Source: an optimization exercise on an open RTL-to-GDS flow (aim: a short achievable clock period and few clock cycles). Production flows keep margins and buffers that such runs may drop. No functional check of the RTL was part of this run.

### run.sh
#!/bin/bash
# synth_recipe.tcl (not shown) runs the flow's synth.tcl, then flattens the netlist and writes it again
# the make line also repeats each setting of config.mk as NAME=value (left out here)
make -C /OpenROAD-flow-scripts/flow DESIGN_CONFIG=/design/flow/config.mk WORK_HOME=/design/flow/orfs CLKGATE_MAP_FILE= SYNTH_SCRIPT=/design/flow/synth_recipe.tcl finish
### config.mk
export PLATFORM = sky130hd
export DESIGN_NAME = rv32i_core
export DESIGN_NICKNAME = rv32i_core
export VERILOG_FILES = /design/flow/design.v
export SDC_FILE = /design/flow/constraint.sdc
export NUM_CORES = 8
export LEC_CHECK = 0
export CAP_MARGIN = 20
export CORE_MARGIN = 2
export CORE_UTILIZATION = 25
export PLACE_DENSITY = 0.45
export SLEW_MARGIN = 20
### constraint.sdc
create_clock -name core_clock -period 25.0 [get_ports {clk}]
set_input_delay 5.0000 -clock core_clock [delete_from_list [all_inputs] [get_ports {clk}]]
set_output_delay 5.0000 -clock core_clock [all_outputs]
set_load 0.01 [all_outputs]
### design.v
`timescale 1ns/1ns
module parametric_mux#(parameter mem_width = 16, parameter mem_depth = 16)(
    input  logic [$clog2(mem_depth) - 1 : 0] addr,
    input  logic [mem_width*mem_depth-1 : 0] data_in,
    output logic [mem_width-1           : 0] data_out );
    logic [mem_width-1:0] inner_data [0:mem_depth-1] ;
    genvar i ;
    generate
        for(i = 0; i < mem_depth; i=i+1) begin
             assign inner_data[i] = data_in[(i+1)*mem_width-1 : i*mem_width];
        end
    endgenerate
    assign data_out = inner_data[addr];
endmodule
`timescale 1ns/1ns
module parametric_decoder#(parameter mem_depth = 8)(
    input  logic [$clog2(mem_depth)-1 : 0] addr,
    output logic [mem_depth-1:0] dec_out );
    genvar i;
	generate
	  for (i = 0; i < mem_depth; i = i + 1)  begin
		assign dec_out[i] = addr==i ? 1'b1 : 1'b0;
	  end
	endgenerate
endmodule
`timescale 1ns/1ns
module dff_block_negedge_write #(parameter mem_width = 16, parameter mem_depth = 16)(
    input  logic clk,
    input  logic reset,
    input  logic we,
    input  logic [mem_width-1 : 0] data_in,
    input  logic [mem_depth-1 : 0] wr_sel,
    output logic [mem_width*mem_depth-1 : 0] data_out);
    dff_sync_reset_negedge_write #(.mem_width(mem_width)) zero(
    .clk(clk), .reset(1'b0), .data_in(32'h0), .we(wr_sel[0] & we),
    .data_out(data_out[31:0]));
    dff_sync_reset_negedge_write #(.mem_width(mem_width)) ra(
    .clk(clk), .reset(reset), .data_in(data_in), .we(wr_sel[1] & we),
    .data_out(data_out[63:32]));
    dff_sync_reset_negedge_write #(.mem_width(mem_width)) sp(
    .clk(clk), .reset(reset), .data_in(data_in), .we(wr_sel[2] & we),
    .data_out(data_out[95:64]));
    dff_sync_reset_negedge_write #(.mem_width(mem_width)) gp(
    .clk(clk), .reset(reset), .data_in(data_in), .we(wr_sel[3] & we),
    .data_out(data_out[127:96]));
    dff_sync_reset_negedge_write #(.mem_width(mem_width)) tp(
    .clk(clk), .reset(reset), .data_in(data_in), .we(wr_sel[4] & we),
    .data_out(data_out[159:128]));
    dff_sync_reset_negedge_write #(.mem_width(mem_width)) t0(
    .clk(clk), .reset(reset), .data_in(data_in), .we(wr_sel[5] & we),
    .data_out(data_out[191:160]));
    dff_sync_reset_negedge_write #(.mem_width(mem_width)) t1(
    .clk(clk), .reset(reset), .data_in(data_in), .we(wr_sel[6] & we),
    .data_out(data_out[223:192]));
    dff_sync_reset_negedge_write #(.mem_width(mem_width)) t2(
    .clk(clk), .reset(reset), .data_in(data_in), .we(wr_sel[7] & we),
    .data_out(data_out[255:224]));
    dff_sync_reset_negedge_write #(.mem_width(mem_width)) s0(
    .clk(clk), .reset(reset), .data_in(data_in), .we(wr_sel[8] & we),
    .data_out(data_out[287:256]));
    dff_sync_reset_negedge_write #(.mem_width(mem_width)) s1(
    .clk(clk), .reset(reset), .data_in(data_in), .we(wr_sel[9] & we),
    .data_out(data_out[319:288]));
    dff_sync_reset_negedge_write #(.mem_width(mem_width)) a0(
    .clk(clk), .reset(reset), .data_in(data_in), .we(wr_sel[10] & we),
    .data_out(data_out[351:320]));
    dff_sync_reset_negedge_write #(.mem_width(mem_width)) a1(
    .clk(clk), .reset(reset), .data_in(data_in), .we(wr_sel[11] & we),
    .data_out(data_out[383:352]));
    dff_sync_reset_negedge_write #(.mem_width(mem_width)) a2(
    .clk(clk), .reset(reset), .data_in(data_in), .we(wr_sel[12] & we),
    .data_out(data_out[415:384]));
    dff_sync_reset_negedge_write #(.mem_width(mem_width)) a3(
    .clk(clk), .reset(reset), .data_in(data_in), .we(wr_sel[13] & we),
    .data_out(data_out[447:416]));
    dff_sync_reset_negedge_write #(.mem_width(mem_width)) a4(
    .clk(clk), .reset(reset), .data_in(data_in), .we(wr_sel[14] & we),
    .data_out(data_out[479:448]));
    dff_sync_reset_negedge_write #(.mem_width(mem_width)) a5(
    .clk(clk), .reset(reset), .data_in(data_in), .we(wr_sel[15] & we),
    .data_out(data_out[511:480]));
    dff_sync_reset_negedge_write #(.mem_width(mem_width)) a6(
    .clk(clk), .reset(reset), .data_in(data_in), .we(wr_sel[16] & we),
    .data_out(data_out[543:512]));
    dff_sync_reset_negedge_write #(.mem_width(mem_width)) a7(
    .clk(clk), .reset(reset), .data_in(data_in), .we(wr_sel[17] & we),
    .data_out(data_out[575:544]));
    dff_sync_reset_negedge_write #(.mem_width(mem_width)) s2(
    .clk(clk), .reset(reset), .data_in(data_in), .we(wr_sel[18] & we),
    .data_out(data_out[607:576]));
    dff_sync_reset_negedge_write #(.mem_width(mem_width)) s3(
    .clk(clk), .reset(reset), .data_in(data_in), .we(wr_sel[19] & we),
    .data_out(data_out[639:608]));
    dff_sync_reset_negedge_write #(.mem_width(mem_width)) s4(
    .clk(clk), .reset(reset), .data_in(data_in), .we(wr_sel[20] & we),
    .data_out(data_out[671:640]));
    dff_sync_reset_negedge_write #(.mem_width(mem_width)) s5(
    .clk(clk), .reset(reset), .data_in(data_in), .we(wr_sel[21] & we),
    .data_out(data_out[703:672]));
    dff_sync_reset_negedge_write #(.mem_width(mem_width)) s6(
    .clk(clk), .reset(reset), .data_in(data_in), .we(wr_sel[22] & we),
    .data_out(data_out[735:704]));
    dff_sync_reset_negedge_write #(.mem_width(mem_width)) s7(
    .clk(clk), .reset(reset), .data_in(data_in), .we(wr_sel[23] & we),
    .data_out(data_out[767:736]));
    dff_sync_reset_negedge_write #(.mem_width(mem_width)) s8(
    .clk(clk), .reset(reset), .data_in(data_in), .we(wr_sel[24] & we),
    .data_out(data_out[799:768]));
    dff_sync_reset_negedge_write #(.mem_width(mem_width)) s9(
    .clk(clk), .reset(reset), .data_in(data_in), .we(wr_sel[25] & we),
    .data_out(data_out[831:800]));
    dff_sync_reset_negedge_write #(.mem_width(mem_width)) s10(
    .clk(clk), .reset(reset), .data_in(data_in), .we(wr_sel[26] & we),
    .data_out(data_out[863:832]));
    dff_sync_reset_negedge_write #(.mem_width(mem_width)) s11(
    .clk(clk), .reset(reset), .data_in(data_in), .we(wr_sel[27] & we),
    .data_out(data_out[895:864]));
    dff_sync_reset_negedge_write #(.mem_width(mem_width)) t3(
    .clk(clk), .reset(reset), .data_in(data_in), .we(wr_sel[28] & we),
    .data_out(data_out[927:896]));
    dff_sync_reset_negedge_write #(.mem_width(mem_width)) t4(
    .clk(clk), .reset(reset), .data_in(data_in), .we(wr_sel[29] & we),
    .data_out(data_out[959:928]));
    dff_sync_reset_negedge_write #(.mem_width(mem_width)) t5(
    .clk(clk), .reset(reset), .data_in(data_in), .we(wr_sel[30] & we),
    .data_out(data_out[991:960]));
     dff_sync_reset_negedge_write #(.mem_width(mem_width)) t6(
    .clk(clk), .reset(reset), .data_in(data_in), .we(wr_sel[31] & we),
    .data_out(data_out[1023:992]));
endmodule
`timescale 1ns/1ns
module dff_sync_reset_negedge_write #(parameter mem_width = 8)(
    input  logic clk,
    input  logic reset,
    input  logic we,
    input  logic [mem_width-1 : 0] data_in,
    output logic [mem_width-1 : 0] data_out);
    localparam D = 1;  
    always @(negedge clk) begin
        if(!reset) begin
            data_out <= 0;
        end
        else if(we) begin
            data_out <= data_in;
        end
    end
endmodule
`timescale 1ns/1ns
module data_organizer #(parameter size = 32)(
    input [size-1 : 0 ] data_in,
    input [2:0] Type_sel,
    output [size-1 : 0] data_out);
    wire [size-1 : 0] mask1;
    wire [size-1 : 0] mask2;
    wire [1 : 0] size_sel;
    wire sign;
    assign size_sel = Type_sel[1:0];
    assign sign = ~Type_sel[2];
    defparam MUX_mask1.mem_depth = 4;
    defparam MUX_mask1.mem_width = size;
    defparam MUX_mask2.mem_depth = 4;
    defparam MUX_mask2.mem_width = size;
    parametric_mux MUX_mask1(
        .addr(size_sel),
        .data_in({{size{1'b1}},{size{1'b1}}, {(size/2){1'b0}},{(size/2){1'b1}}, {(size*3/4){1'b0}}, {(size/4){1'b1}}}),
        .data_out(mask1));
    parametric_mux MUX_mask2(
        .addr(size_sel),
        .data_in({{size{1'b0}},{size{1'b0}}, {(size/2){(sign&data_in[15])}},{(size/2){1'b0}}, {(size*3/4){(sign&data_in[7])}}, {(size/4){1'b0}}}),
        .data_out(mask2));
    assign data_out = (mask1 & data_in) | mask2;  
endmodule
`timescale 1ns/1ns
module CSA#(parameter size = 32)(
    input [size-1:0] A,
    input [size-1:0] B,
    input [size-1:0] C,
    output [size-1:0] S,
    output cout,
    output v);
    wire [size-1:0] S1;
    wire [size-1:0] C1;
    wire [size-1:0] RCA_out;
    assign S[0] = S1[0];
    assign S[size-1:1] = RCA_out[size-2:0];
    assign cout = RCA_out[size-1];
    assign v = (RCA_out[size-2]^A[size-1]) & ~(A[size-1]^B[size-1]);
    genvar i;
    generate
        for(i = 0; i < size; i = i+1)
        begin
            FA first_stage(
                .x(A[i]),
                .y(B[i]),
                .ci(C[i]),
                .cout(C1[i]),
                .s(S1[i]));
        end
    endgenerate
    defparam final_stage.size = size;
    RCA final_stage(
        .x({1'b0,S1[size-1:1]}),
        .y(C1),
        .ci(1'b0),
        .cout(),
        .s(RCA_out));
endmodule
`timescale 1ns/1ns
module RCA#(parameter size = 32)(x,y,ci,cout,s);
    input  [size-1:0] x;
    input  [size-1:0] y;
    input        ci;
    output       cout;
    output [size-1:0] s;
    wire [size:0] c;
    assign c[0] = ci;
    assign cout = c[size];
    genvar i;
    generate
        for(i=0;i < size;i=i+1) begin
            FA full_adder(
                .x(x[i]),
                .y(y[i]),
                .ci(c[i]),
                .cout(c[i+1]),
                .s(s[i]));
        end
    endgenerate
endmodule
`timescale 1ns/1ns
module FA(
    input x,
    input y,
    input ci,
    output cout,
    output s);
    wire c0, c1, s0;
    HA half_adder_1(
        .x(x),
        .y(y),
        .cout(c0),
        .s(s0));
    HA half_adder_2(
        .x(ci),
        .y(s0),
        .cout(c1),
        .s(s));
    assign cout = c0 | c1;
endmodule
`timescale 1ns/1ns
module HA(
    input x,
    input y,
    output cout,
    output s);
    assign cout = x & y;
    assign s = x ^ y;
endmodule
`timescale 1ns/1ns
module program_counter_ctrl #(parameter size = 32)(
	input  logic clk,
	input  logic reset,
	input  logic buble,
	input  logic instruction_valid, 
	input  logic jump,
	input  logic jalr,
	input  logic [size-1 : 0] imm_i,
	input  logic [size-1 : 0] correct_pc,
	input  logic 			     misprediction,
	output logic [size-1 : 0] inst_addr,
	output logic [size-1 : 0] current_pc,
	output logic [size-1 : 0] pc_save);
	localparam D = 1;  
   logic [size-1 : 0] pc_current_val;
   logic [size-1 : 0] pc_new_val;
	logic [size-1 : 0] pc_plus_four;
   logic [size-1 : 0] pc_plus_imm;
	logic [size-1 : 0] rs1_plus_imm_prediction;
	logic [size-1 : 0] pc_plus;
	always @(posedge clk or negedge reset) begin
		if (!reset) begin
			pc_current_val <= 32'h80000000;  
		end else if (~buble) begin
			pc_current_val <= pc_new_val;
		end
	end
	assign pc_plus_four = pc_current_val + 32'd4;  
	assign pc_plus_imm  = pc_current_val + {imm_i[31:2], 2'b00};  
	assign rs1_plus_imm_prediction = pc_current_val + {imm_i[31:2], 2'b00};
	parametric_mux #(.mem_width(size), .mem_depth(4)) immeadiate_mux(
		.addr({jalr, jump}),
		.data_in({rs1_plus_imm_prediction, rs1_plus_imm_prediction, pc_plus_imm, pc_plus_four}),
		.data_out(pc_plus));
	parametric_mux #(.mem_width(size), .mem_depth(2)) out_mux(
		.addr(jump| jalr),
		.data_in({pc_plus_four, pc_plus_imm}),
		.data_out(pc_save));
	parametric_mux #(.mem_width(size), .mem_depth(2)) correction_mux(   
		.addr(misprediction),
		.data_in({correct_pc, pc_plus}),
		.data_out(pc_new_val));
	assign inst_addr = reset ? (buble? pc_current_val : pc_new_val) : 32'h80000000;
	assign current_pc = pc_current_val;
endmodule
`timescale 1ns/1ns
module branch_predictor #(
    parameter ENTRIES = 32,                          
    parameter INDEX_WIDTH = $clog2(ENTRIES),        
    parameter ADDR_WIDTH = 32
)(
    input  logic clk,
    input  logic reset,
    input  logic [ADDR_WIDTH-1:0] current_pc,
    input  logic is_branch_i,                        
    output logic branch_taken_o,                     
    input  logic [ADDR_WIDTH-1:0] update_prediction_pc,
    input  logic update_prediction_valid_i,
    input  logic misprediction                  
);
    localparam [1:0] STRONG_NOT_TAKEN = 2'b00;
    localparam [1:0] WEAK_NOT_TAKEN   = 2'b01;
    localparam [1:0] WEAK_TAKEN       = 2'b10;
    localparam [1:0] STRONG_TAKEN     = 2'b11;
    logic [1:0] predictor_table [ENTRIES-1:0];
    logic [INDEX_WIDTH-1:0] predict_index;
    logic [INDEX_WIDTH-1:0] update_index;
    assign predict_index = current_pc[INDEX_WIDTH+1:2];   
    assign update_index = update_prediction_pc[INDEX_WIDTH+1:2];
    always_comb begin
        if (is_branch_i) begin
            branch_taken_o = predictor_table[predict_index][1];   
        end else begin
             branch_taken_o = 0;
        end
    end
    genvar g;
    generate
        for (g = 0; g < ENTRIES; g++) begin : entry
            always_ff @(posedge clk or negedge reset) begin
                if (!reset) begin
                    predictor_table[g] <= WEAK_NOT_TAKEN;   
                end else if (update_prediction_valid_i && update_index == g) begin
                    case (predictor_table[g])
                        STRONG_NOT_TAKEN: begin
                            if (misprediction)
                                predictor_table[g] <= WEAK_NOT_TAKEN;
                        end
                        WEAK_NOT_TAKEN: begin
                            if (misprediction)
                                predictor_table[g] <= WEAK_TAKEN;
                            else
                                predictor_table[g] <= STRONG_NOT_TAKEN;
                        end
                        WEAK_TAKEN: begin
                            if (misprediction)
                                predictor_table[g] <= WEAK_NOT_TAKEN;
                            else
                                predictor_table[g] <= STRONG_TAKEN;
                        end
                        STRONG_TAKEN: begin
                            if (misprediction)
                                predictor_table[g] <= WEAK_TAKEN;
                        end
                    endcase
                end
            end
        end
    endgenerate
endmodule
`timescale 1ns/1ns
module jump_controller #(parameter size = 32)(
	input  logic clk,
	input  logic reset,
	input  logic [size-1 : 0] current_pc,
   input  logic [size-1 : 0] instruction,
   input  logic [size-1 : 0] update_prediction_pc,
	input  logic update_prediction_valid_i,
	input  logic misprediction, 
   output logic jump,  
	output logic jalr);
	logic j_type;
	logic b_type;
	logic branch_taken;
	assign j_type = instruction[6:0] === 7'b1101111;  
	assign b_type = instruction[6:0] === 7'b1100011;  
   assign jump = j_type | (b_type & branch_taken);
	assign jalr = instruction[6:0] === 7'b1100111;  
	branch_predictor #(.ADDR_WIDTH(32),.ENTRIES(32)) branch_predictor(
		.clk(clk),
		.reset(reset),
		.current_pc(current_pc),
		.is_branch_i(b_type),
		.branch_taken_o(branch_taken),
		.update_prediction_pc(update_prediction_pc),
		.update_prediction_valid_i(update_prediction_valid_i),
		.misprediction(misprediction)
	);
endmodule
`timescale 1ns/1ns
module early_stage_immediate_decoder #(parameter size = 32)(
    input  logic [size-1 : 0] instruction,
    output logic [size-1 : 0] imm_o);
    logic [size-1: 0] i_imm;
    logic [size-1: 0] s_imm;
    logic [size-1: 0] b_imm;
    logic [size-1: 0] u_imm;
    logic [size-1: 0] j_imm;
    logic [2:0] imm_sel;
    logic s;
    logic b;
    logic u;
    logic j;
    assign s = ~instruction[6] & instruction[5] & ~instruction[4] & ~instruction[3] & ~instruction[2];
    assign b =  instruction[6] & instruction[5] & ~instruction[4] & ~instruction[3] & ~instruction[2];
    assign j =  instruction[6] & instruction[5] & ~instruction[4] &  instruction[3] &  instruction[2];
    assign u = ~instruction[6] & instruction[4] & ~instruction[3] &  instruction[2];
    assign imm_sel[2] = j;
    assign imm_sel[1] = u | b;
    assign imm_sel[0] = u | s;
    assign i_imm = {{20{instruction[31]}},instruction[31:20]};
    assign s_imm = {{20{instruction[31]}},instruction[31:25],instruction[11:7]};
    assign b_imm = {{20{instruction[31]}},instruction[7],instruction[30:25],instruction[11:8], 1'b0};
    assign u_imm = {instruction[31:12], {12{1'b0}}};
    assign j_imm = {{12{instruction[31]}},instruction[19:12],instruction[20],instruction[30:21],1'b0};
    parametric_mux #(.mem_width(size), .mem_depth(8)) MUX(
        .data_in({96'd0,j_imm,u_imm,b_imm,s_imm,i_imm}),
        .addr(imm_sel),
        .data_out(imm_o));
endmodule
`timescale 1ns/1ns
module fetch_stage#(parameter size = 32)(
    input  logic clk,
    input  logic reset,
    output logic [size-1 : 0] inst_addr,
    input  logic [size-1 : 0] instruction_i,
    input  logic instruction_valid,
    input  logic flush,
    input  logic buble,
    output logic [size-1 : 0] pc_value_at_prediction,  
    output logic branch_prediction_o,
    input  logic update_prediction_valid_i,
    input  logic [size-1 : 0] update_prediction_pc,
    input  logic misprediction,
	input  logic [size-1 : 0] correct_pc,
    output logic [size-1 : 0] instruction_o,
    output logic [size-1 : 0] imm_o,
    output logic [size-1 : 0] pc_plus_o
    );
    localparam D = 1;  
    logic [size-1 : 0] current_pc;
    logic jump;
    logic [size-1 : 0] imm;
	logic jalr;
    logic [size-1 : 0] pc_plus_internal;
    early_stage_immediate_decoder  early_stage_imm_dec(
        .instruction(instruction_i),
        .imm_o(imm));
    jump_controller #(.size(size)) jump_controller(
        .clk,
        .reset,
        .current_pc,
        .instruction(instruction_i),
        .update_prediction_pc,
        .update_prediction_valid_i,
        .misprediction,
        .jump(jump),
		.jalr(jalr));
    program_counter_ctrl PC(
        .clk(clk),
        .reset(reset),
        .buble(buble),
        .instruction_valid(instruction_valid),
        .jump(jump),
		.jalr(jalr),
		.correct_pc(correct_pc),
		.misprediction(misprediction),
        .imm_i(imm),
        .inst_addr(inst_addr),
        .current_pc(current_pc),
        .pc_save(pc_plus_internal));
    always @(posedge clk or negedge reset)
    begin
        if (!reset) begin
            instruction_o <= 0;
            imm_o <= 0;
            pc_plus_o <= 0;
            pc_value_at_prediction <= 0;
            branch_prediction_o <= 0;
        end else begin                     
            if(flush) begin
                instruction_o <= 32'h00000013;
                imm_o <= 0;
                pc_plus_o <= 0;
                pc_value_at_prediction <= 0;
                branch_prediction_o <= 0;
            end else if (~buble) begin
                instruction_o <= instruction_i;
                imm_o <= imm;
                pc_plus_o <= pc_plus_internal;
                pc_value_at_prediction <= current_pc;
                branch_prediction_o <= jump;
            end
        end
    end
endmodule
`timescale 1ns/1ns
module decode_stage #(parameter size = 32)(
    input logic clk,
    input logic reset,
    input logic buble,
    input logic [size-1 : 0] i_instruction,
    input logic [size-1 : 0] immediate_i,
    input logic [size-1 : 0] pc_plus_i,
    input logic [size-1 : 0] pc_value_at_prediction_i, 
    input logic branch_perediction_i,
    input logic flush,
    input logic [5:0] control_signal_wb,
    input logic [size-1:0] data_in_wb,  
    output logic branch_prediction_o,
    output logic [size-1 : 0] data_a_o,
    output logic [size-1 : 0] data_b_o,
    output logic [size-1 : 0] store_data_o,
    output logic [size-1 : 0] pc_plus_o,
    output logic [25 : 0] control_signal_o,
    output logic [size-1 : 0] pc_value_at_prediction_o, 
    output logic [2:0] branch_sel_o,
    output logic [4:0] rs1_addr,
    output logic [4:0] rs2_addr
    );
    localparam D = 1;  
    logic [size-1 : 0] reg_b_value;
    logic branch_prediction_internal;
    logic [size-1 : 0] data_a_internal;
    logic [size-1 : 0] data_b_internal;
    logic [size-1 : 0] store_data_internal;
    logic [size-1 : 0] pc_plus_internal;
    logic [25 : 0] control_signal_internal;
    logic [2:0] branch_sel_internal;
    rv32i_decoder #(.size(size)) decoder(
        .instruction(i_instruction),
        .branch_sel(branch_sel_internal),       
        .control_word(control_signal_internal)  
    );
    assign rs1_addr = control_signal_internal[15:11];
    assign rs2_addr = control_signal_internal[20:16];
    register_file #(.mem_width(size),.mem_depth(size)) RegFile(
        .clk(clk),
        .reset(reset),
        .we(control_signal_wb[0]),
        .rd_in(data_in_wb),
        .a_select(control_signal_internal[15:11]),
        .b_select(control_signal_internal[20:16]),
        .write_addr(control_signal_wb[5:1]),
        .a_out(data_a_internal),
        .b_out(reg_b_value));
    parametric_mux #(.mem_width(size), .mem_depth(2)) Mux_B(
        .addr(control_signal_internal[3]),
        .data_in({immediate_i, reg_b_value}),
        .data_out(data_b_internal));
    assign branch_prediction_internal = branch_perediction_i;
    assign store_data_internal = reg_b_value;
    assign pc_plus_internal = pc_plus_i;
    always @(posedge clk or negedge reset) begin
        if (!reset) begin
            branch_prediction_o <= 1'b0;
            data_a_o <= {size{1'b0}};
            data_b_o <= {size{1'b0}};
            store_data_o <= {size{1'b0}};
            pc_plus_o <= {size{1'b0}};
            control_signal_o <= {26{1'b0}};
            pc_value_at_prediction_o <= {size{1'b0}};
            branch_sel_o <= 3'b000;
        end else begin
            if(flush | buble) begin  
                branch_prediction_o <= 1'b0;
                data_a_o <= {size{1'b0}};
                data_b_o <= {size{1'b0}};
                store_data_o <= {size{1'b0}};
                pc_plus_o <= {size{1'b0}};
                control_signal_o <= {26{1'b0}};
                pc_value_at_prediction_o <= {size{1'b0}};
                branch_sel_o <= 3'b000;
            end else begin
                branch_prediction_o <= branch_prediction_internal;
                data_a_o <= data_a_internal;
                data_b_o <= data_b_internal;
                store_data_o <= store_data_internal;
                pc_plus_o <= pc_plus_internal;
                control_signal_o <= control_signal_internal;
                pc_value_at_prediction_o <= pc_value_at_prediction_i;
                branch_sel_o <= branch_sel_internal;
            end
        end
    end
endmodule
`timescale 1ns/1ns
module rv32i_decoder #(parameter size = 32)(
    input  logic [size-1 : 0] instruction,
	output logic [25:0] control_word,         
    output logic [2:0] branch_sel            
    );
    logic r_type;
    logic i_type;
    logic s_type;
    logic b_type;
    logic u_type;
    logic j_type;
    logic [2:0] func3;
    logic load;                           
    logic jalr;                           
    logic save_pc;                        
    logic use_immediate;                  
    logic we;                             
    logic [3:0] function_select;          
    logic [2:0] mem_width_sel;            
    logic [$clog2(size)-1 : 0] a_select;  
    logic [$clog2(size)-1 : 0] b_select;  
    logic [$clog2(size)-1 : 0] d_addr;    
    assign func3 = instruction[14:12];
    assign use_immediate = i_type | s_type | u_type | j_type;
    assign we            = r_type | i_type | u_type | j_type;   
    assign d_addr        =  we ? instruction[11:7] : 5'h0;        
    assign a_select      = (u_type | j_type) ? 5'h0 : instruction[19:15];    
    assign b_select      = instruction[24:20];                             
    assign mem_width_sel = (s_type | load) ? func3 : 3'h0;       
    always_comb
    begin
        case(instruction[6:0])
            7'b0110011:                           
            begin
                r_type = 1'b1;
                i_type = 1'b0;
                s_type = 1'b0;
                b_type = 1'b0;
                u_type = 1'b0;
                j_type = 1'b0;
                load    = 1'b0;
                jalr    = 1'b0;
                save_pc = 1'b0;
            end
            7'b0010011:              
            begin
                r_type = 1'b0;
                i_type = 1'b1;
                s_type = 1'b0;
                b_type = 1'b0;
                u_type = 1'b0;
                j_type = 1'b0;
                load = 1'b0;
                jalr = 1'b0;
                save_pc = 1'b0;
            end
            7'b0000011:               
            begin
                r_type = 1'b0;
                i_type = 1'b1;
                s_type = 1'b0;
                b_type = 1'b0;
                u_type = 1'b0;
                j_type = 1'b0;
                load = 1'b1;
                jalr = 1'b0;
                save_pc = 1'b0;
            end
            7'b1100111:              
            begin
                r_type = 1'b0;
                i_type = 1'b1;
                s_type = 1'b0;
                b_type = 1'b0;
                u_type = 1'b0;
                j_type = 1'b0;
                load = 1'b0;
                jalr = 1'b1;
                save_pc = 1'b1;
            end
            7'b0100011:  
            begin
                r_type = 1'b0;
                i_type = 1'b0;
                s_type = 1'b1;
                b_type = 1'b0;
                u_type = 1'b0;
                j_type = 1'b0;
                load = 1'b0;
                jalr = 1'b0;
                save_pc = 1'b0;
            end
            7'b1100011:  
            begin
                r_type = 1'b0;
                i_type = 1'b0;
                s_type = 1'b0;
                b_type = 1'b1;
                u_type = 1'b0;
                j_type = 1'b0;
                load = 1'b0;
                jalr = 1'b0;
                save_pc = 1'b0;
            end
            7'b0110111:          
            begin
                r_type = 1'b0;
                i_type = 1'b0;
                s_type = 1'b0;
                b_type = 1'b0;
                u_type = 1'b1;
                j_type = 1'b0;
                load = 1'b0;
                jalr = 1'b0;
                save_pc = 1'b0;
            end
            7'b0010111:         
            begin
                r_type = 1'b0;
                i_type = 1'b0;
                s_type = 1'b0;
                b_type = 1'b0;
                u_type = 1'b1;
                j_type = 1'b0;
                load = 1'b0;
                jalr = 1'b0;
                save_pc = 1'b1;
            end
            7'b1101111:  
            begin
                r_type = 1'b0;
                i_type = 1'b0;
                s_type = 1'b0;
                b_type = 1'b0;
                u_type = 1'b0;
                j_type = 1'b1;
                load = 1'b0;
                jalr = 1'b0;
                save_pc = 1'b1;
            end
            default:
            begin  
                r_type = 1'b0;
                i_type = 1'b0;
                s_type = 1'b0;
                b_type = 1'b0;
                u_type = 1'b0;
                j_type = 1'b0;
                load = 1'b0;
                jalr = 1'b0;
                save_pc = 1'b0;
            end
        endcase
    end
    always_comb
    begin
        if(jalr)
            branch_sel = 3'b111;
        else if(j_type)
            branch_sel = 3'b110;
        else if(b_type)
            case(func3)
                3'b000: branch_sel = 3'b010;  
                3'b001: branch_sel = 3'b011;  
                3'b100: branch_sel = 3'b100;  
                3'b101: branch_sel = 3'b101;  
                3'b110: branch_sel = 3'b100;  
                3'b111: branch_sel = 3'b101;  
                default: branch_sel = 3'b000;  
            endcase
        else
            branch_sel = 3'b000;  
    end
    always_comb
    begin
        if(r_type | i_type)
        begin
            if(load | jalr)
                function_select = 4'd0;
            else
            begin
                case(func3)
                    3'b000: function_select =  r_type ? {3'd0, instruction[30]} : 4'b0000;  
                    3'b100: function_select = 4'b0100;  
                    3'b110: function_select = 4'b0101;  
                    3'b111: function_select = 4'b0110;  
                    3'b001: function_select = 4'b1000;  
                    3'b101: function_select =  instruction[30] ? 4'b1001 : 4'b1010;  
                    3'b010: function_select = 4'b0010;  
                    3'b011: function_select = 4'b0011;  
                endcase
            end
        end
        else if(s_type)
            function_select = 4'd0;           
        else if(b_type)
        begin
            if(func3[2:1] == 2'b11)
                function_select = 4'b0011;
            else
                function_select = 4'b0001;
        end
        else if(u_type)
            function_select = 4'b0000;
        else if(j_type)
            function_select = 4'b0000;  
        else
            function_select = 4'b0000;  
    end
    assign control_word = {
        d_addr,           
        b_select,         
        a_select,         
        function_select,  
        we,               
        save_pc,          
        load,             
        use_immediate,    
        mem_width_sel     
    } ;
endmodule
`timescale 1ns/1ns
module register_file #(parameter mem_width = 32, parameter mem_depth = 32)(
    input  logic clk,
    input  logic reset,
    input  logic we,
    input  logic [$clog2(mem_depth)-1 : 0] a_select,
	input  logic [$clog2(mem_depth)-1 : 0] b_select,
	input  logic [$clog2(mem_depth)-1 : 0] write_addr,
    input  logic [mem_width-1 : 0] rd_in,
    output logic [mem_width-1 : 0] a_out,
	output logic [mem_width-1 : 0] b_out);
    logic [mem_depth-1:0] wr_sel;
    logic [mem_width*mem_depth-1:0] reg_out;
    parametric_decoder #(.mem_depth(mem_depth)) decoder_in(
        .addr(write_addr),
        .dec_out(wr_sel));
    dff_block_negedge_write #(.mem_depth(mem_depth), .mem_width(mem_width)) registers(
        .clk      (clk),
        .reset    (reset),
        .data_in  (rd_in),
        .we       (we),
        .wr_sel   (wr_sel),
        .data_out (reg_out));
    parametric_mux #(.mem_depth(mem_depth), .mem_width(mem_width)) a_mux_out(
        .addr     (a_select),
        .data_in  (reg_out),
        .data_out (a_out));
    parametric_mux #(.mem_depth(mem_depth), .mem_width(mem_width)) b_mux_out(
        .addr     (b_select),
        .data_in  (reg_out),
        .data_out (b_out));
endmodule
`timescale 1ns/1ns
module execute_stage #(parameter size = 32)(
    input clk,
    input reset,
    input  logic branch_prediction_i,
    input  logic [size-1 : 0] data_a_i,
    input  logic [size-1 : 0] data_b_i,
    input  logic [size-1 : 0] store_data_i,
    input  logic [size-1 : 0] pc_plus_i,
    input  logic [25 : 0]     control_signal_i,
    input  logic [size-1 : 0] data_from_mem,
    input  logic [size-1 : 0] data_from_wb,
    input  logic [1 : 0] data_a_forward_sel,
    input  logic [1 : 0] data_b_forward_sel,
    input  logic [1 : 0] data_store_forward_sel,  
    input  logic [2 : 0] branch_sel,
    output logic [size-1 : 0] store_data_o,
    output logic [size-1 : 0] calculated_result_o,
    output logic [11 : 0] control_signal_o,
    output logic [4:0] rs1_addr,     
    output logic [4:0] rs2_addr,
    input logic [size-1 : 0] pc_value_at_prediction_i,
    output logic misprediction_o,
    output logic update_prediction_valid_i,
    output logic [size-1 : 0] correct_pc,
    output logic [size-1 : 0] update_prediction_pc
    );
    localparam D = 1;  
    logic [size-1:0] data_a;
    logic [size-1:0] data_b;
    logic N,Z;
    logic Real_MPC;
	logic isJALR;
    logic [size-1 : 0] function_unit_o;
    logic [size-1 : 0] calculated_result_internal;
    logic [size-1 : 0] store_data_internal;
    logic [11 : 0] control_signal_internal;
    parametric_mux #(.mem_width(size), .mem_depth(4)) data_a_mux(
        .addr(data_a_forward_sel),
        .data_in({data_from_mem, data_from_wb, data_from_mem, data_a_i}),
        .data_out(data_a));
    parametric_mux  #(.mem_width(size), .mem_depth(4)) dat_b_mux(
        .addr(data_b_forward_sel),
        .data_in({data_from_mem, data_from_wb, data_from_mem, data_b_i}),
        .data_out(data_b));
    parametric_mux #(.mem_width(size), .mem_depth(4)) data_store_mux(
        .addr(data_store_forward_sel),
        .data_in({data_from_mem, data_from_wb, data_from_mem, store_data_i}),
        .data_out(store_data_internal));
    function_unit_alu_shifter #(.size(size)) func_unit(
        .data_a(data_a),
        .data_b(data_b),
        .func_sel(control_signal_i[10:7]),
        .data_result(function_unit_o),
        .carry_out(),
        .overflow(),
        .negative(N),
        .zero(Z));
    Branch_Controller branch_controller(
        .Branch_sel(branch_sel),
        .Z(Z),
        .N(N),
        .MPC(Real_MPC),
        .JALR(isJALR));
	parametric_mux #(.mem_width(size), .mem_depth(2)) pc_correction_mux(
		.addr(isJALR),
		.data_in({{function_unit_o[31:2], 2'b00}, {pc_plus_i[31:2], 2'b00}}),  
		.data_out(correct_pc));
    parametric_mux #(.mem_width(size), .mem_depth(2)) pc_mux(
        .addr(control_signal_i[5]),                              
        .data_in({{pc_plus_i[31:2], 2'b00}, function_unit_o}),
        .data_out(calculated_result_internal));
    assign control_signal_internal = {control_signal_i[25:21],control_signal_i[6:0]};
    assign rs1_addr = control_signal_i[15:11];  
    assign rs2_addr = control_signal_i[20:16];
    assign misprediction_o =  (Real_MPC ^  branch_prediction_i);
    assign update_prediction_valid_i = (branch_sel > 3'b001) & (branch_sel < 3'b110) ;
    assign update_prediction_pc = update_prediction_valid_i ? pc_value_at_prediction_i : {size{1'b0}};
    always @(posedge clk or negedge reset) begin
        if (!reset) begin
            calculated_result_o <= {size{1'b0}};
            store_data_o <= {size{1'b0}};
            control_signal_o <= 12'b0;        
        end else begin
            calculated_result_o <= calculated_result_internal;
            store_data_o <= store_data_internal;
            control_signal_o <= control_signal_internal;
        end
    end
endmodule
`timescale 1ns/1ns
module function_unit_alu_shifter #(parameter size = 32)(
    input  logic [size-1:0] data_a,
    input  logic [size-1:0] data_b,
    input  logic [3:0] func_sel,
    output logic [size-1:0] data_result,
    output logic carry_out,
    output logic overflow,
    output logic negative,
    output logic zero,
    output logic busy);
    logic [size-1:0] alu_out;
    logic [size-1:0] shifter_out;
    logic alu_c, alu_v, alu_n, alu_z;
    assign carry_out = alu_c & ~func_sel[3];
    assign overflow  = alu_v & ~func_sel[3];
    assign negative  = alu_n & ~func_sel[3];
    assign zero      = alu_z & ~func_sel[3];
    assign busy      = 1'b0;  
    alu #(.size(size)) alu(
        .data_a(data_a),
        .data_b(data_b),
        .func_sel(func_sel[2:0]),
        .data_result(alu_out),
        .carry_out(alu_c),
        .overflow(alu_v),
        .zero(alu_z),
        .negative(alu_n));
    shifter #(.size(size)) shifter(
        .Sel(func_sel[1:0]),
        .shamt(data_b[$clog2(size)-1 :0]),
        .Data_in(data_a),
        .Data_out(shifter_out));
    parametric_mux #(.mem_width(size), .mem_depth(2)) out_mux(
        .addr(func_sel[3]),
        .data_in({shifter_out,alu_out}),
        .data_out(data_result));
endmodule
`timescale 1ns/1ns
module alu #(parameter size = 32)(
    input logic [size-1:0] data_a,
    input logic [size-1:0] data_b,
    input logic [2:0] func_sel,    
    output logic [size-1:0] data_result,
    output logic carry_out,
    output logic overflow,
    output logic zero,
    output logic negative);
    logic [size-1:0] arithmetic_out;
    logic [size-1:0] logical_out;
    arithmetic_unit #(.size(size)) arithmetic(
        .data_a(data_a),
        .data_b(data_b),
        .func_sel(func_sel[1:0]),          
        .data_result(arithmetic_out),
        .carry_out(carry_out),                
        .overflow(overflow),
        .zero(zero),
        .negative(negative));
    logical_unit #(.size(size)) logical(
        .data_a(data_a),
        .data_b(data_b),
        .func_sel(func_sel[1:0]),
        .data_result(logical_out));
    parametric_mux # (.mem_width(size), .mem_depth(2)) out_mux(
        .addr(func_sel[2]),
        .data_in({logical_out, arithmetic_out}),
        .data_out(data_result));
endmodule
`timescale 1ns/1ns
module arithmetic_unit #(parameter size = 32)(
    input logic [size-1:0] data_a,
    input logic [size-1:0] data_b,
    input logic [1:0] func_sel,  
    output logic [size-1:0] data_result,
    output logic carry_out,
    output logic overflow,
    output logic negative,
    output logic zero);
    logic [size-1:0] data_b_prep;
    logic [size-1:0] add_sub_out;
    logic sub;
    logic usign;
    logic out_select;
    assign sub = (func_sel[0] | func_sel[1]);
    assign usign = func_sel[1] & func_sel[0];
    assign out_select = func_sel[1];
    assign data_b_prep = data_b ^ {size{sub}};   
    assign zero = add_sub_out == 'h0;
    CSA #(.size(size)) ADD_SUB(
        .A(data_a),
        .B(data_b_prep),
        .C({{(size-1){1'b0}},sub}),
        .S(add_sub_out),
        .cout(carry_out),
        .v(overflow));
    parametric_mux #(.mem_width(1), .mem_depth(2)) n_mux(    
        .addr((data_a[size-1] ^ data_b[size-1]) & usign),
        .data_in({data_b[size-1], add_sub_out[size-1]} ^ overflow),
        .data_out(negative));
    parametric_mux #(.mem_width(size), .mem_depth(2)) out_mux(
        .addr(out_select),
        .data_in({{size-1{1'b0}}, negative, add_sub_out}),
        .data_out(data_result));
endmodule
`timescale 1ns/1ns
module logical_unit #(parameter size = 32)(
    input  logic [size-1:0] data_a,
    input  logic [size-1:0] data_b,
    input  logic [1:0] func_sel,    
    output logic [size-1:0] data_result);
    logic [size-1:0] xor_result;
    logic [size-1:0] or_result;
    logic [size-1:0] and_result;
    assign xor_result = data_a ^ data_b;
    assign or_result  = data_a | data_b;
    assign and_result = data_a & data_b;
    parametric_mux #(.mem_width(size), .mem_depth(4)) out_mux(
        .addr(func_sel),
        .data_in({{size{1'b0}}, and_result, or_result, xor_result}),
        .data_out(data_result));
endmodule
`timescale 1ns/1ns
module shifter#(parameter size = 32)(
    input [1:0] Sel,
    input [$clog2(size)-1 : 0] shamt,
    input [size-1:0] Data_in,
    output [size-1:0] Data_out);
    wire [size-1:0] shifter_in;
    wire [size-1:0] shifter_out;
    wire arithmetic_shifter_in;
	wire left;
    genvar i;
    genvar j;
    assign arithmetic_shifter_in = Data_in[size-1]  & Sel[0];
	assign left = ~(Sel[1] | Sel[0]);
    for(j = 0; j <size; j= j+1)
    begin
        assign shifter_in[j] = (left & Data_in[size-1-j]) | (~left & Data_in[j]);
        assign Data_out[j] = (left & shifter_out[size-1-j]) | (~left & shifter_out[j]);
    end
    generate
        for(i = 0; i < size; i = i+1) begin
            parametric_mux #(.mem_width(1), .mem_depth(size)) mux(
                .addr(shamt),
                .data_in({{i{arithmetic_shifter_in}},{shifter_in[(size-1):i]}}),
                .data_out(shifter_out[i]));
        end
    endgenerate
endmodule
`timescale 1ns/1ns
module Branch_Controller(
    input [2:0] Branch_sel,
	input Z,
	input N,
    output MPC,
	output JALR);
	assign JALR = Branch_sel[2] & Branch_sel[1] & Branch_sel[0];
    defparam MUX.mem_width = 1;
    defparam MUX.mem_depth = 8;
    parametric_mux MUX(
        .data_in({1'b1, 1'b1, ~N, N, ~Z, Z,1'b0, 1'b0}),
        .addr(Branch_sel),
        .data_out(MPC));
endmodule
`timescale 1ns/1ns
module mem_stage #(parameter size = 32)(
    input logic clk,
    input logic reset,
    input  logic [size-1 : 0] execute_result_i,
    input  logic [size-1 : 0] store_data_i,
    input  logic [11 : 0] control_signal_i,
    output logic [size-1 : 0] store_data_o,
    output logic [2:0] data_mem_width_sel,  
    output logic data_mem_rw,
    output logic [size-1 : 0] execute_result_o,
    output logic [10 : 0] control_signal_o,
    output logic [4:0] mem_stage_destination,
    output logic       mem_stage_we
    );
    localparam D = 1;  
    logic [size-1 : 0] execute_result_internal;
    logic [10 : 0] control_signal_internal;
    assign data_mem_width_sel = control_signal_i[2:0];
    assign data_mem_rw        = control_signal_i[3] & ~control_signal_i[6];  
    assign mem_stage_destination = control_signal_i[11:7];
    assign mem_stage_we          = control_signal_i[6];
    assign execute_result_internal = execute_result_i;
    assign control_signal_internal = {control_signal_i[11:4], control_signal_i[2:0]}; 
    always @(posedge clk or negedge reset) begin
        if (!reset) begin
            execute_result_o <= {size{1'b0}};
            control_signal_o <= 8'b0;
        end else begin
            execute_result_o <= execute_result_internal;
            control_signal_o <= control_signal_internal;
        end
    end
    data_organizer store_data_organizer (
        .data_in(store_data_i),
        .Type_sel(data_mem_width_sel),
        .data_out(store_data_o)
    ); 
endmodule
`timescale 1ns/1ns
module write_back_stage #(parameter size = 32)(
    input  logic clk,
    input  logic reset,
    input  logic [size-1 : 0] ex_stage_result_i,
    input  logic [size-1 : 0] load_data_i,
    input  logic [10 : 0] control_signal_i,
    output logic [4:0] wb_stage_destination,
    output logic wb_stage_we,
    output logic [size-1 : 0] wb_result_o,
    output logic [5 : 0] control_signal_o
    );
    localparam D = 1;
    logic [size-1 : 0] load_data_internal;
    data_organizer load_data_organizer (
        .data_in(load_data_i),
        .Type_sel(control_signal_i[2:0]),
        .data_out(load_data_internal)
    ); 
    parametric_mux #(.mem_width(size), .mem_depth(2)) Final_mux(
        .addr(control_signal_i[3]),
        .data_in({load_data_internal, ex_stage_result_i}),
        .data_out(wb_result_o));
    assign control_signal_o = control_signal_i[10:5];
    assign wb_stage_destination = control_signal_i[10:6];
    assign wb_stage_we = control_signal_i[5];
endmodule
`timescale 1ns/1ns
module Data_Forward(
    input [4:0] RA,
    input [4:0] RB,
	input MB,
    input [4:0] RD_MEM,
    input [4:0] RD_WB,
    input WE_MEM,
    input WE_WB,
    output [1:0] A_sel,
    output [1:0] B_sel,
    output [1:0] store_data_sel
    );
    wire RA_RD_MEM;          
    wire RA_RD_WB;
    wire RB_RD_MEM;
    wire RB_RD_WB;
    wire [4:0] RA_RD_MEM_exor; 
    wire [4:0] RA_RD_WB_exor;
    wire [4:0] RB_RD_MEM_exor;
    wire [4:0] RB_RD_WB_exor;
    assign RA_RD_MEM_exor = RA ^ RD_MEM;
    assign RA_RD_WB_exor = RA ^ RD_WB;
    assign RB_RD_MEM_exor = RB ^ RD_MEM;
    assign RB_RD_WB_exor = RB ^ RD_WB;
    assign RA_RD_MEM = RA == 5'D0 ?  1'b1 : |RA_RD_MEM_exor;  
    assign RA_RD_WB  = RA == 5'D0 ?  1'b1 : |RA_RD_WB_exor; 
    assign RB_RD_MEM = RB == 5'D0 ?  1'b1 : |RB_RD_MEM_exor; 
    assign RB_RD_WB  = RB == 5'D0 ?  1'b1 : |RB_RD_WB_exor;
    assign A_sel[0] = WE_MEM & ~RA_RD_MEM;
    assign A_sel[1] = WE_WB & ~RA_RD_WB;
    assign B_sel[0] = WE_MEM & ~RB_RD_MEM & ~MB;
    assign B_sel[1] = WE_WB  & ~RB_RD_WB  & ~MB;
    assign store_data_sel[0] = WE_MEM & ~RB_RD_MEM & MB;
    assign store_data_sel[1] = WE_WB  & ~RB_RD_WB  & MB;
endmodule
`timescale 1ns/1ns
module hazard_detection_unit (
    input  logic clk,
    input  logic reset,
    input  logic [4:0] RD_EX,
    input  logic isLoad_EX,
    input  logic [4:0] RA_ID,
    input  logic [4:0] RB_ID,
    output logic buble );
    localparam D = 1;  
    logic [4:0] RD_RA;
    logic [4:0] RD_RB;
    logic isRA;
    logic isRB;
    assign RD_RA = RD_EX ^ RA_ID;
    assign RD_RB = RD_EX ^ RB_ID;
    assign isRA = ~(RD_RA[4] | RD_RA[3] | RD_RA[2] | RD_RA[1] | RD_RA[0]);
    assign isRB = ~(RD_RB[4] | RD_RB[3] | RD_RB[2] | RD_RB[1] | RD_RB[0]);
    assign buble = isLoad_EX & (isRA | isRB);
endmodule
`timescale 1ns/1ns
module rv32i_core #(parameter size = 32)(
    input  logic clk,
    input  logic reset,
    output logic [size-1 : 0] ins_address,
    input  logic [size-1 : 0] instruction_i,
    input  logic              instruction_valid,
    output logic              data_mem_rw,
    output logic [size-1 : 0] data_mem_addr_o,
    output logic [size-1 : 0] data_mem_data_wr_data,
    input  logic [size-1 : 0] data_mem_data_rd_data,
    output logic [2:0]        data_mem_control
    );
    logic [size-1:0] instruction_ID_i;
    logic [size-1:0] IMM_ID_i;
    logic [size-1:0] PCPlus_ID_i;
    logic Predicted_MPC_ID_i;
    logic Predicted_MPC_EX_i;
    logic [size-1 : 0] A_EX_i;
    logic [size-1 : 0] B_EX_i;
    logic [size-1 : 0] RAM_DATA_EX_i;
    logic [size-1 : 0] PCplus_EX_i;
    logic [25 : 0] Control_Signal_EX_i;
    logic [2:0] Branch_sel_EX_i;
    logic [size-1 : 0] FU_MEM_i;
    logic [size-1 : 0] RAM_DATA_MEM_i;
    logic [11 : 0] Control_Signal_MEM_i;
    logic [size-1 : 0] FU_WB_i;
    logic [10 : 0] Control_Signal_WB_i;
    logic [size-1 : 0] Final_Result_WB_o;
    logic [5 : 0] Control_Signal_WB_o;
    logic [4:0] rs1_id;
    logic [4:0] rs2_id;
    logic misprediction;
    logic buble;
    logic [4:0] RA_DF, RB_DF, RD_MEM, RD_WB;
    logic WE_MEM, WE_WB;
    logic [1:0] A_sel_DF;
    logic [1:0] B_sel_DF;
    logic [1:0] store_sel_df;  
	logic [size-1 : 0] correct_pc;
    logic [size-1 : 0] pc_value_at_prediction_id;
    logic [size-1 : 0] pc_value_at_prediction_ex;
    logic [size-1 : 0] update_prediction_pc;
    logic update_prediction_valid;
    fetch_stage IF(   
        .clk(clk),
        .reset(reset),
        .buble(buble),
        .instruction_i(instruction_i),
        .instruction_valid(instruction_valid),
        .pc_value_at_prediction(pc_value_at_prediction_id),
        .update_prediction_pc(update_prediction_pc),
        .update_prediction_valid_i(update_prediction_valid),
        .misprediction(misprediction),
        .correct_pc(correct_pc),
        .flush(misprediction),
        .inst_addr(ins_address),
        .instruction_o(instruction_ID_i),
        .imm_o(IMM_ID_i),
        .pc_plus_o(PCPlus_ID_i),
        .branch_prediction_o(Predicted_MPC_ID_i)
    );
    decode_stage ID(
        .clk(clk),
        .reset(reset),
        .buble(buble),
        .i_instruction(instruction_ID_i),
        .immediate_i(IMM_ID_i),
        .pc_plus_i(PCPlus_ID_i),
        .pc_value_at_prediction_i(pc_value_at_prediction_id),
        .branch_perediction_i(Predicted_MPC_ID_i),
        .flush(misprediction),
        .control_signal_wb(Control_Signal_WB_o),
        .data_in_wb(Final_Result_WB_o),
        .branch_prediction_o(Predicted_MPC_EX_i),
        .data_a_o(A_EX_i),
        .data_b_o(B_EX_i),
        .store_data_o(RAM_DATA_EX_i),
        .pc_plus_o(PCplus_EX_i),
        .control_signal_o(Control_Signal_EX_i),
        .pc_value_at_prediction_o(pc_value_at_prediction_ex),
        .branch_sel_o(Branch_sel_EX_i),
        .rs1_addr(rs1_id),
        .rs2_addr(rs2_id)
        );    
    execute_stage EX(
        .clk(clk),
        .reset(reset),
        .branch_prediction_i(Predicted_MPC_EX_i),
        .data_a_i(A_EX_i),
        .data_b_i(B_EX_i),
        .store_data_i(RAM_DATA_EX_i),
        .pc_plus_i(PCplus_EX_i),
        .control_signal_i(Control_Signal_EX_i),
        .branch_sel(Branch_sel_EX_i),
        .data_from_mem(FU_MEM_i),
        .data_from_wb(Final_Result_WB_o),
        .data_a_forward_sel(A_sel_DF),
        .data_b_forward_sel(B_sel_DF),
        .data_store_forward_sel(store_sel_df),
        .calculated_result_o(FU_MEM_i),
        .store_data_o(RAM_DATA_MEM_i),
        .control_signal_o(Control_Signal_MEM_i),
        .rs1_addr(RA_DF),
        .rs2_addr(RB_DF),
        .pc_value_at_prediction_i(pc_value_at_prediction_ex),
        .update_prediction_pc(update_prediction_pc),
        .update_prediction_valid_i(update_prediction_valid),
        .misprediction_o(misprediction),
        .correct_pc(correct_pc)
    );
    mem_stage MEM(
        .clk(clk),
        .reset(reset),
        .execute_result_i(FU_MEM_i),
        .store_data_i(RAM_DATA_MEM_i),
        .control_signal_i(Control_Signal_MEM_i),
        .store_data_o(data_mem_data_wr_data),
        .data_mem_width_sel(data_mem_control),
        .data_mem_rw(data_mem_rw),
        .execute_result_o(FU_WB_i),
        .control_signal_o(Control_Signal_WB_i),
        .mem_stage_destination(RD_MEM),
        .mem_stage_we(WE_MEM)
        );
    write_back_stage WB(
        .clk(clk),
        .reset(reset),
        .ex_stage_result_i(FU_WB_i),
        .load_data_i(data_mem_data_rd_data),
        .control_signal_i(Control_Signal_WB_i),
        .wb_stage_destination(RD_WB),
        .wb_stage_we(WE_WB),
        .wb_result_o(Final_Result_WB_o),
        .control_signal_o(Control_Signal_WB_o)
    );
    Data_Forward DF(
        .RA(RA_DF),
        .RB(RB_DF),
		.MB(Control_Signal_EX_i[3]),
        .RD_MEM(RD_MEM),
        .RD_WB(RD_WB),
        .WE_MEM(WE_MEM),
        .WE_WB(WE_WB),
        .A_sel(A_sel_DF),
        .B_sel(B_sel_DF),
        .store_data_sel(store_sel_df));
    hazard_detection_unit HD(
        .clk(clk),
        .reset(reset),
        .RD_EX(Control_Signal_EX_i[25:21]),
        .isLoad_EX(Control_Signal_EX_i[4]),
        .RA_ID(rs1_id),
        .RB_ID(rs2_id),
        .buble(buble));
    assign data_mem_addr_o = FU_MEM_i;
endmodule
==> results.toml <==
[drt]
wire_per_inst_um = 34.5
wl_met1_mm = 194
topRoutingLayerUsed = "met5"
dr_wl_met3_mm = 69.6
drt_iter0_markers = 16500
avgViaCountPerCell = 6.17

[yosys]
seq_area_frac_synth_pct = 39.9
syn-num-nets = 10100
synth_largest_area_cell = "dfxtp_1"
syn_area_per_cell_um2 = 8.05
yosys_most_used_dff = "dfxtp_1"
synthTopCellsByCount = "1526 x nand2_1, 1201 x nor2_1, 1075 x a21oi_1"
yosysMostFrequentCell = "nand2_1"
syn_area_um2 = 79100
yosys.cell_types.count = 126
ys_ff_latch = 1460
synth_edf_count = 0
syn-instance-count = 9831

[setup_path]
cp-end-kind = "output pin"
rr_endpoint = "ID.data_b_o[18]"
required_ps = 20000
r2r_start = "ID.control_signal_o[18]"
crit_start = "data_mem_data_rd_data[1]"
worstSetupPathType = "input port to output pin"
cp_max_fo = 4
cp-start-kind = "input port"
arrival_ps = 19620

[layout]
nNetsFinal = 10800
final.clkbuf_count = 218
postLayoutCellArea_um2 = 96600
seq_cells = 1460
fillers = 33700
largest_cell_class = "multi-input gates"
buffers_excl_clock = 575
multi_input_area_share_pct = 46.2
clk_share_pct = 10.2
drive_above_1_share_pct = 10.6
regArea_um2 = 31600

[power_and_ir_drop]
seq_cell_power_uw = 2660
p_leak_uw = 0.0383
power.net_switching_uw = 2540
clockPowerShare_pct = 47.7
p_total_uw = 7260
swShare_pct = 35.0
comb_power_uw = 1140
vdd_drop_max_mv = 0.0481
cellInternalPower_uw = 4720
power_density_nw_per_um2 = 75.2

[die]
tap_cells = 4160
rows = 206
die_h_um = 567
fp.dieW_um = 567

[clocking]
clk_path_buf_depth = 4
clkSinkCount = 1460
ctsHoldBuffers = 0
clock_latency_ps = 930

[timing]
timing.hold.ws_ps = 347
setup_viol = 0
fmax_mhz = 40.6
tightest_slew_ps = 1320
fin_crit_ps = 24620

[placement]
place_congestion = 0.981
port_buffers = 165

[outcome]
status = "timing/DRC/antenna clean"

[flow_run]
drv_cap = 0

[worst_hold_path]
hold_path_class = "flop to flop"
hold_end = "EX.control_signal_o[0]"

[grt]
top_usage_layer = "met2"
antenna_found_initial = 36
overflow = 0
## worst max path at each step
| stage | endpoint | slack [ps] | depth (start not counted) |
|---|---|---|---|
| after global routing | ins_address[25] | -20 | 53 |
| final | ins_address[4] | 380 | 49 |
| after detailed placement | ins_address[11] | -1620 | 52 |
| after floorplan | ins_address[14] | 50 | 49 |
| after global placement | ins_address[19] | -1720 | 51 |
| after CTS | ins_address[13] | -30 | 50 |
## logic make-up after synthesis
group	share of synthesized area, %
XOR/XNOR	1.29
flip-flops	39.9
multiplexers	1.72
AND/OR/NAND/NOR	19.6
buffers and inverters	5.94
adder cells (fa/ha/maj)	2.86
AO/OA/AOI/OAI	28.7
## stage by stage
stage          TNS (ps)  util [%]  worst slack (ps)  cells
6_report              0      30.7               377  14900
5_1_grt           -33.6      30.7             -16.9  14900
4_1_cts           -39.5      30.6             -32.2  14900
3_5_place_dp     -46000      27.4             -1620  13600
3_3_place_gp     -49050      27.4             -1720  13600
2_1_floorplan         0         -              53.8   9831
## repair_timing
| action | 4_1_cts | 5_1_grt |
|---|---|---|
| pin swaps | 17 | 8 |
| hold endpoints to repair | 0 | 0 |
| resized for setup | 96 | 18 |
| setup buffers | 9 | 2 |
| endpoints found under the setup margin | 32 | 32 |
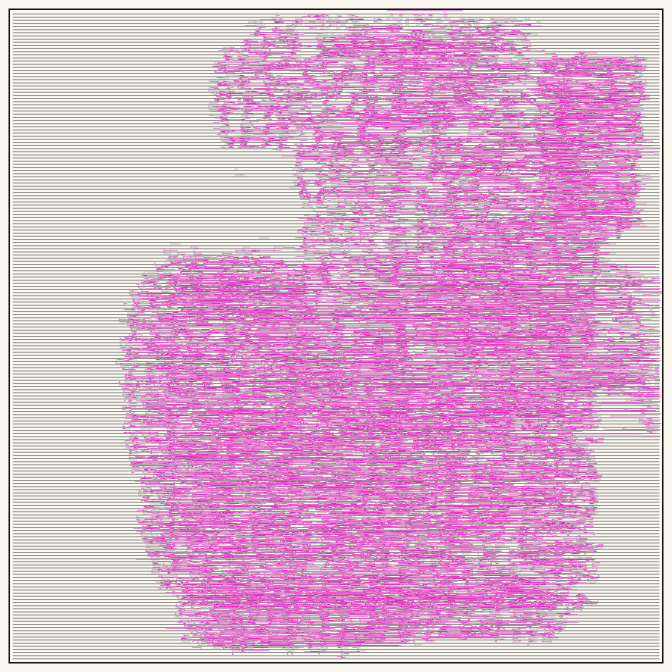
met1.png
Supply wires on this layer in gray.
longest straight run	177 um
wire length on this layer	194 mm
nets with wire on the layer	10321
DRT Wirelength: 515 mm
via count: 91900
met1 usage: 38.2%

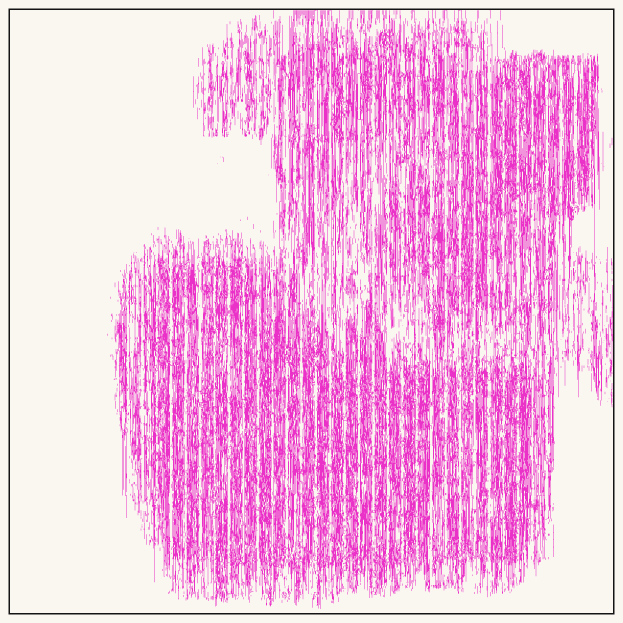
met2.png
main direction	vertical
wire length on this layer	206 mm
nets with wire on the layer	8601
longest straight run	144 um
share of all routed wire	40%
routing usage on met2: 42.9%

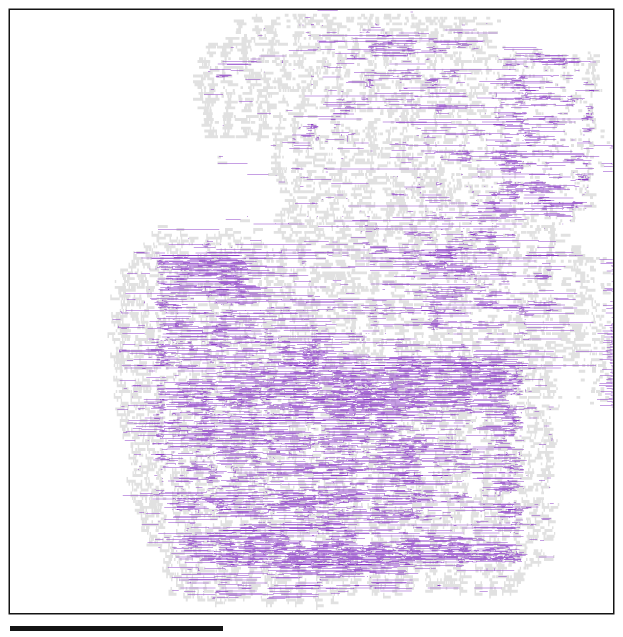
met3.png
Bar = 200 um.
nets with wire on the layer	1379
share of all routed wire	14%
longest straight run	178 um
met3 Use GR: 10.6%

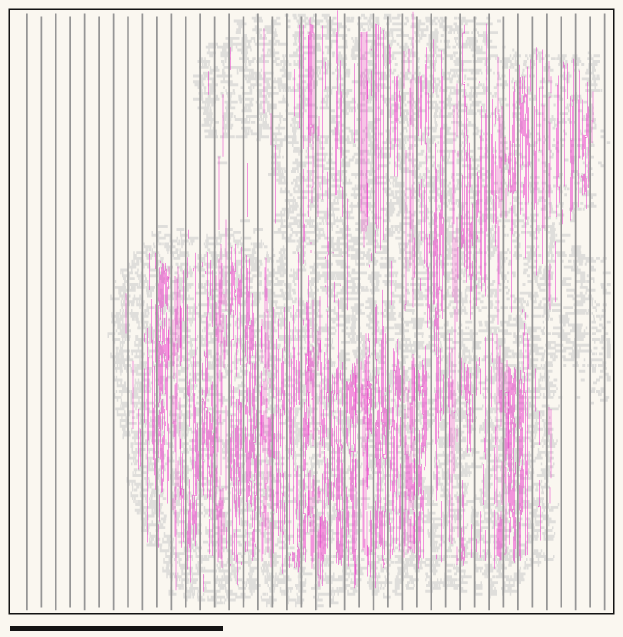
met4.png
Bar = 200 um. Supply wires on this layer in gray.
longest straight run	277 um
nets with wire on the layer	454

